This design comes from an exercise in tuning for small area, a short achievable clock period and few clock cycles on the open sky130 flow, not from production work. In this exercise RTL edits were held to simulation tests only and were not proved equivalent to the original. Power is estimated from default activity; no workload was simulated.

==> images/met1.png <==
(1.5 px per um) Supply wires on this layer in grey.
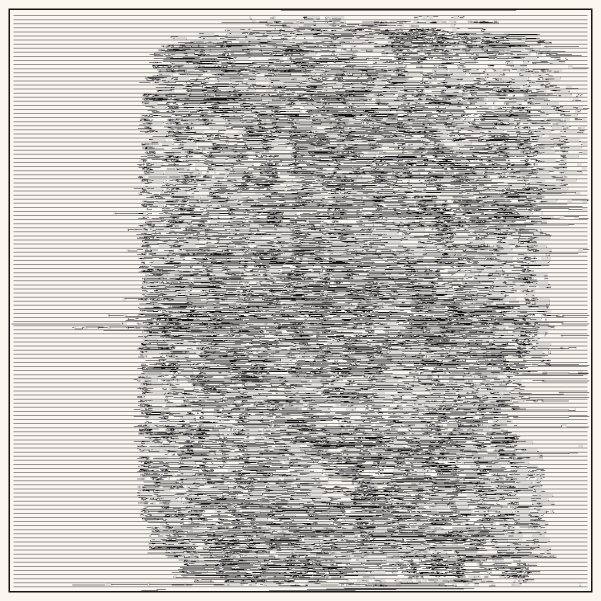
==> images/met2.png <==
(1.5 px per um)
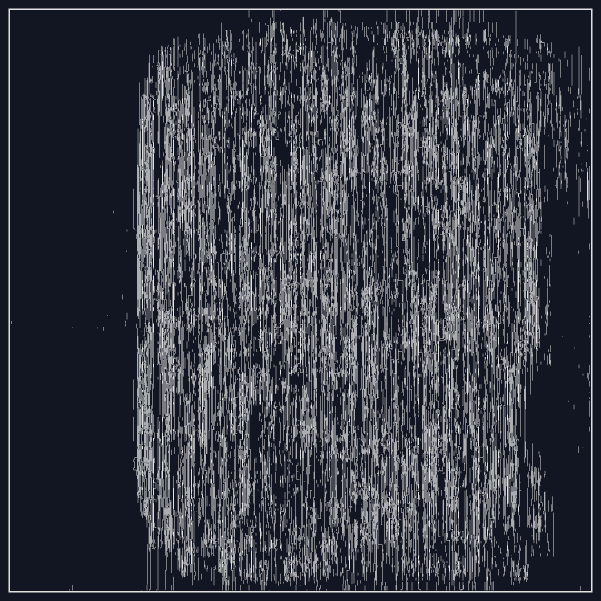
==> images/met3.png <==
(1.5 px per um)
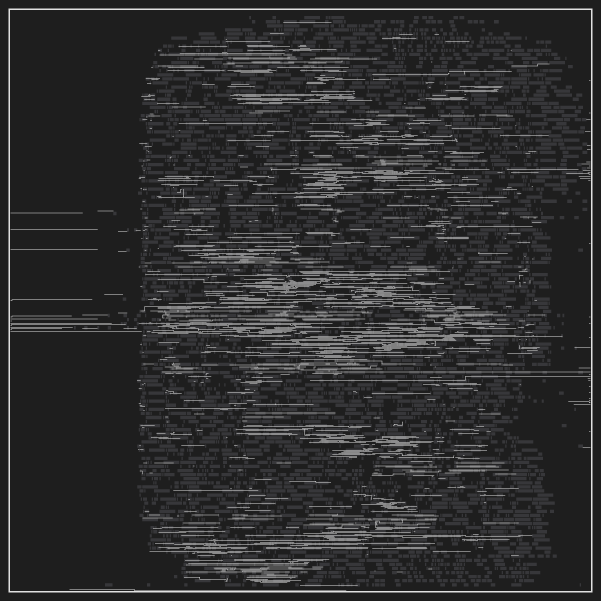
==> images/met4.png <==
(1 px per um) Supply wires on this layer in grey.
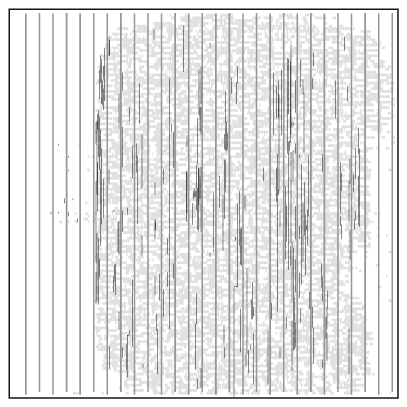
## flow/design.v in outline (module list and top-level ports)
// module Improved_Partial_product: 32 lines
// module Half_Adder: 9 lines
// module Adder: 10 lines
// module Booth_Walloc_MUL: 13460 lines
module Booth_Walloc_MUL(
  input         clock,
  input         reset,
  output        io_in_ready,
  input         io_in_valid,
  input         io_in_bits_ctrl_flow_flush,
  input         io_in_bits_ctrl_flow_mulw,
  input  [1:0]  io_in_bits_ctrl_flow_mul_sign,
  input  [31:0] io_in_bits_ctrl_data_src1,
  input  [31:0] io_in_bits_ctrl_data_src2,
  input         io_out_ready,
  output        io_out_valid,
  output [31:0] io_out_bits_result_result_hi,
  output [31:0] io_out_bits_result_result_lo
);
  // ...
==> flow/run.sh <==
#!/bin/bash
# synth_recipe.tcl (not shown) runs the flow's synth.tcl, then flattens the netlist and writes it again
# the make line also repeats each setting of config.mk as NAME=value (left out here)
make -C /OpenROAD-flow-scripts/flow DESIGN_CONFIG=/design/flow/config.mk WORK_HOME=/design/flow/orfs CLKGATE_MAP_FILE= SYNTH_SCRIPT=/design/flow/synth_recipe.tcl finish
==> flow/config.mk <==
export PLATFORM = sky130hd
export DESIGN_NAME = Booth_Walloc_MUL
export DESIGN_NICKNAME = Booth_Walloc_MUL
export VERILOG_FILES = /design/flow/design.v
export SDC_FILE = /design/flow/constraint.sdc
export NUM_CORES = 4
export LEC_CHECK = 0
export CAP_MARGIN = 20
export CORE_MARGIN = 2
export CORE_UTILIZATION = 40
export PLACE_DENSITY = 0.6
export SLEW_MARGIN = 20
==> flow/constraint.sdc <==
create_clock -name core_clock -period 12.0 [get_ports {clock}]
set_input_delay 2.4000 -clock core_clock [delete_from_list [all_inputs] [get_ports {clock}]]
set_output_delay 2.4000 -clock core_clock [all_outputs]
set_load 0.01 [all_outputs]
==> results by group <==
Clocking
  – Worst skew pair latency: 0.71 ns
  – Clk buf depth: 3
  – Num CTS Buffers: 90
  – H-tree depth: 3
  – Root Buffer: clkbuf_16
  – CTS resizes: 0
  – Clock transition at the registers of the reported paths: 0.06 ns
  – CTS tree: yes
  – CTS Sinks: 807

Floorplan
  – I/O pin count: 138
  – Chip Width: 387 um
  – Num tapcells: 1917
  – Die area: 150000 um2
  – # rows: 140

Synth
  – Largest family of logic cells by synthesized area: adder cells
  – Unique masters post-synth: 64
  – Synth Area per Inst: 10.5 um2
  – Top cell type's share of synthesized area: 0.408
  – Asr flop ratio synth: 0
  – Adder-cell share of the synthesized area: 0.217
  – Leading area contributor after synthesis: edfxtp_1
  – Main area contributors after synthesis: edfxtp_1, fa_1, xor2_1, nor2_1, a221oi_1
  – Compound-Gate Fraction of Synth Area: 0.100
  – Mapped Cells: 5604
  – #FFs+latches synth: 807
  – Post-synth EDFFs: 799
  – Top cells by count, synth: nor2_1, inv_1, edfxtp_1
  – Syn. warnings: 1

Finish
  – Seq cells: 807
  – Net count of the finished layout: 6199
  – Most frequent cells in the layout: nor2_1, inv_1, edfxtp_1, xor2_1, fa_1
  – Max FFs per register: 8
  – Non-CTS buffers: 222
  – Multi-input logic cell count: 3466
  – Signal buf overhead: 0.0290
  – Area grow syn2layout: 9.13%
  – Layout cell share with drive strength beyond 1: 0.0584
  – # fillers: 13600
  – Invs w/o clock: 818
  – Seq/total area: 0.377

Timing
  – Final setup viols: 0
  – Final hold vios: 0
  – Setup_tns: 0 ns
  – Slew Viols, Final: 0
  – Final worst hold slack: 0.452 ns
  – Worst-margin pin slew: 1.29 ns
  – RSZ-0062 raised after global routing: false
  – Fin crit share: 0.706
  – Fmax: 118 MHz
  – Worst slew margin: 0.140

Detailed routing
  – Final ANT Viol Nets: 0
  – Metal2 WL: 85600 um
  – Via density per instance: 5.72
  – Avg WL per Cell: 25.4 um
  – Wire length on met1: 74900 um
  – Starting DRT DRC Count: 5272
  – Drt drc: 0

Power and ir drop
  – P_leak: 27.1 nW
  – Power after layout: 19.7 mW
  – Flop+latch power: 4.17 mW
  – Internal power: 10.8 mW
  – Pwr per Cell Area: 307 nW/um2
  – Clock-net power: 2.71 mW
  – Top power group: combinational logic
  – Switch share: 0.451

Critical path
  – Crit-path max cell delay: 0.63 ns
  – CP max stage cell: clkdlybuf4s50_1
  – Critical path class: flip-flop to output pin
  – Crit path capture type: output pin
  – Crit-path max FO: 5
  – Crit-path cells: inv_1, fa_1, fa_1, inv_1, ha_1, a21oi_1, o221ai_1, a41oi_1, nor4_1, a21oi_2, a21oi_1, o21bai_1, nand2_1, a211oi_1, clkdlybuf4s50_1
  – Buf/Inv on CP: 3
  – Levels on crit path: 15
  – Reg2Reg Depth: 6

Run status
  – Status: timing/DRC/antenna clean

Placed design
  – Half-perimeter wire length after detailed placement: 112000 um
  – I/O Buffers: 134
  – Routability cong.: 0.875

Global route
  – First-pass GRT wire length: 277000 um
  – GR Util All Layers: 0.248
  – Vias in the first global route: 42300
  – Busiest layer in global routing: met2

Worst hold path
  – Worst Hold Depth: 1
  – Min-Delay Path Class: flip-flop to flip-flop
Testbench counts, summed over its fixed seeds: cycles 24,000.
About met1.png:
nets with wire on the layer: 5914
longest straight run: 157 um
main direction: horizontal
final wirelength: 188000 um
GR Util met1: 0.333
vias: 42400

About met2.png:
wire length on this layer: 85.6 mm
longest straight run: 114 um
met2 usage: 0.391

About met3.png:
main direction: horizontal
share of all routed wire: 11%
GR Util met3: 0.0552

About met4.png:
nets with wire on the layer: 110
share of all routed wire: 3.8%
longest straight run: 250 um

-- afterwards: timing with drivers on the ports --
The flow's constraints put no driver on any port. The routed layout listed below was extracted and timed again, unchanged, in two steps.
Step 1 (the two cells are an assumption about what drives the block):
set clk [get_ports {clock}]
set_driving_cell -lib_cell sky130_fd_sc_hd__clkbuf_16 $clk
set_driving_cell -lib_cell sky130_fd_sc_hd__buf_2 [delete_from_list [all_inputs] $clk]
Step 2 also shifts input and output timing later by t, the mid clock arrival at the registers, as if the neighbouring blocks saw the same clock.
Three values: ideal ports, drivers, drivers and shift; two values: the first two.
shift t [ns]: 0.771
setup slack, ns: 3.525 / 3.444 / 4.215
hold WS [ns]: 0.452 / 0.452 / 0.452
worst setup path at the end: register to output
clock arrival spread, ns: 0.036 / 0.036
After both steps setup and hold are still met in this run. The setup slack of this run moves by -0.081 ns with the drivers and by +0.690 ns with both steps.
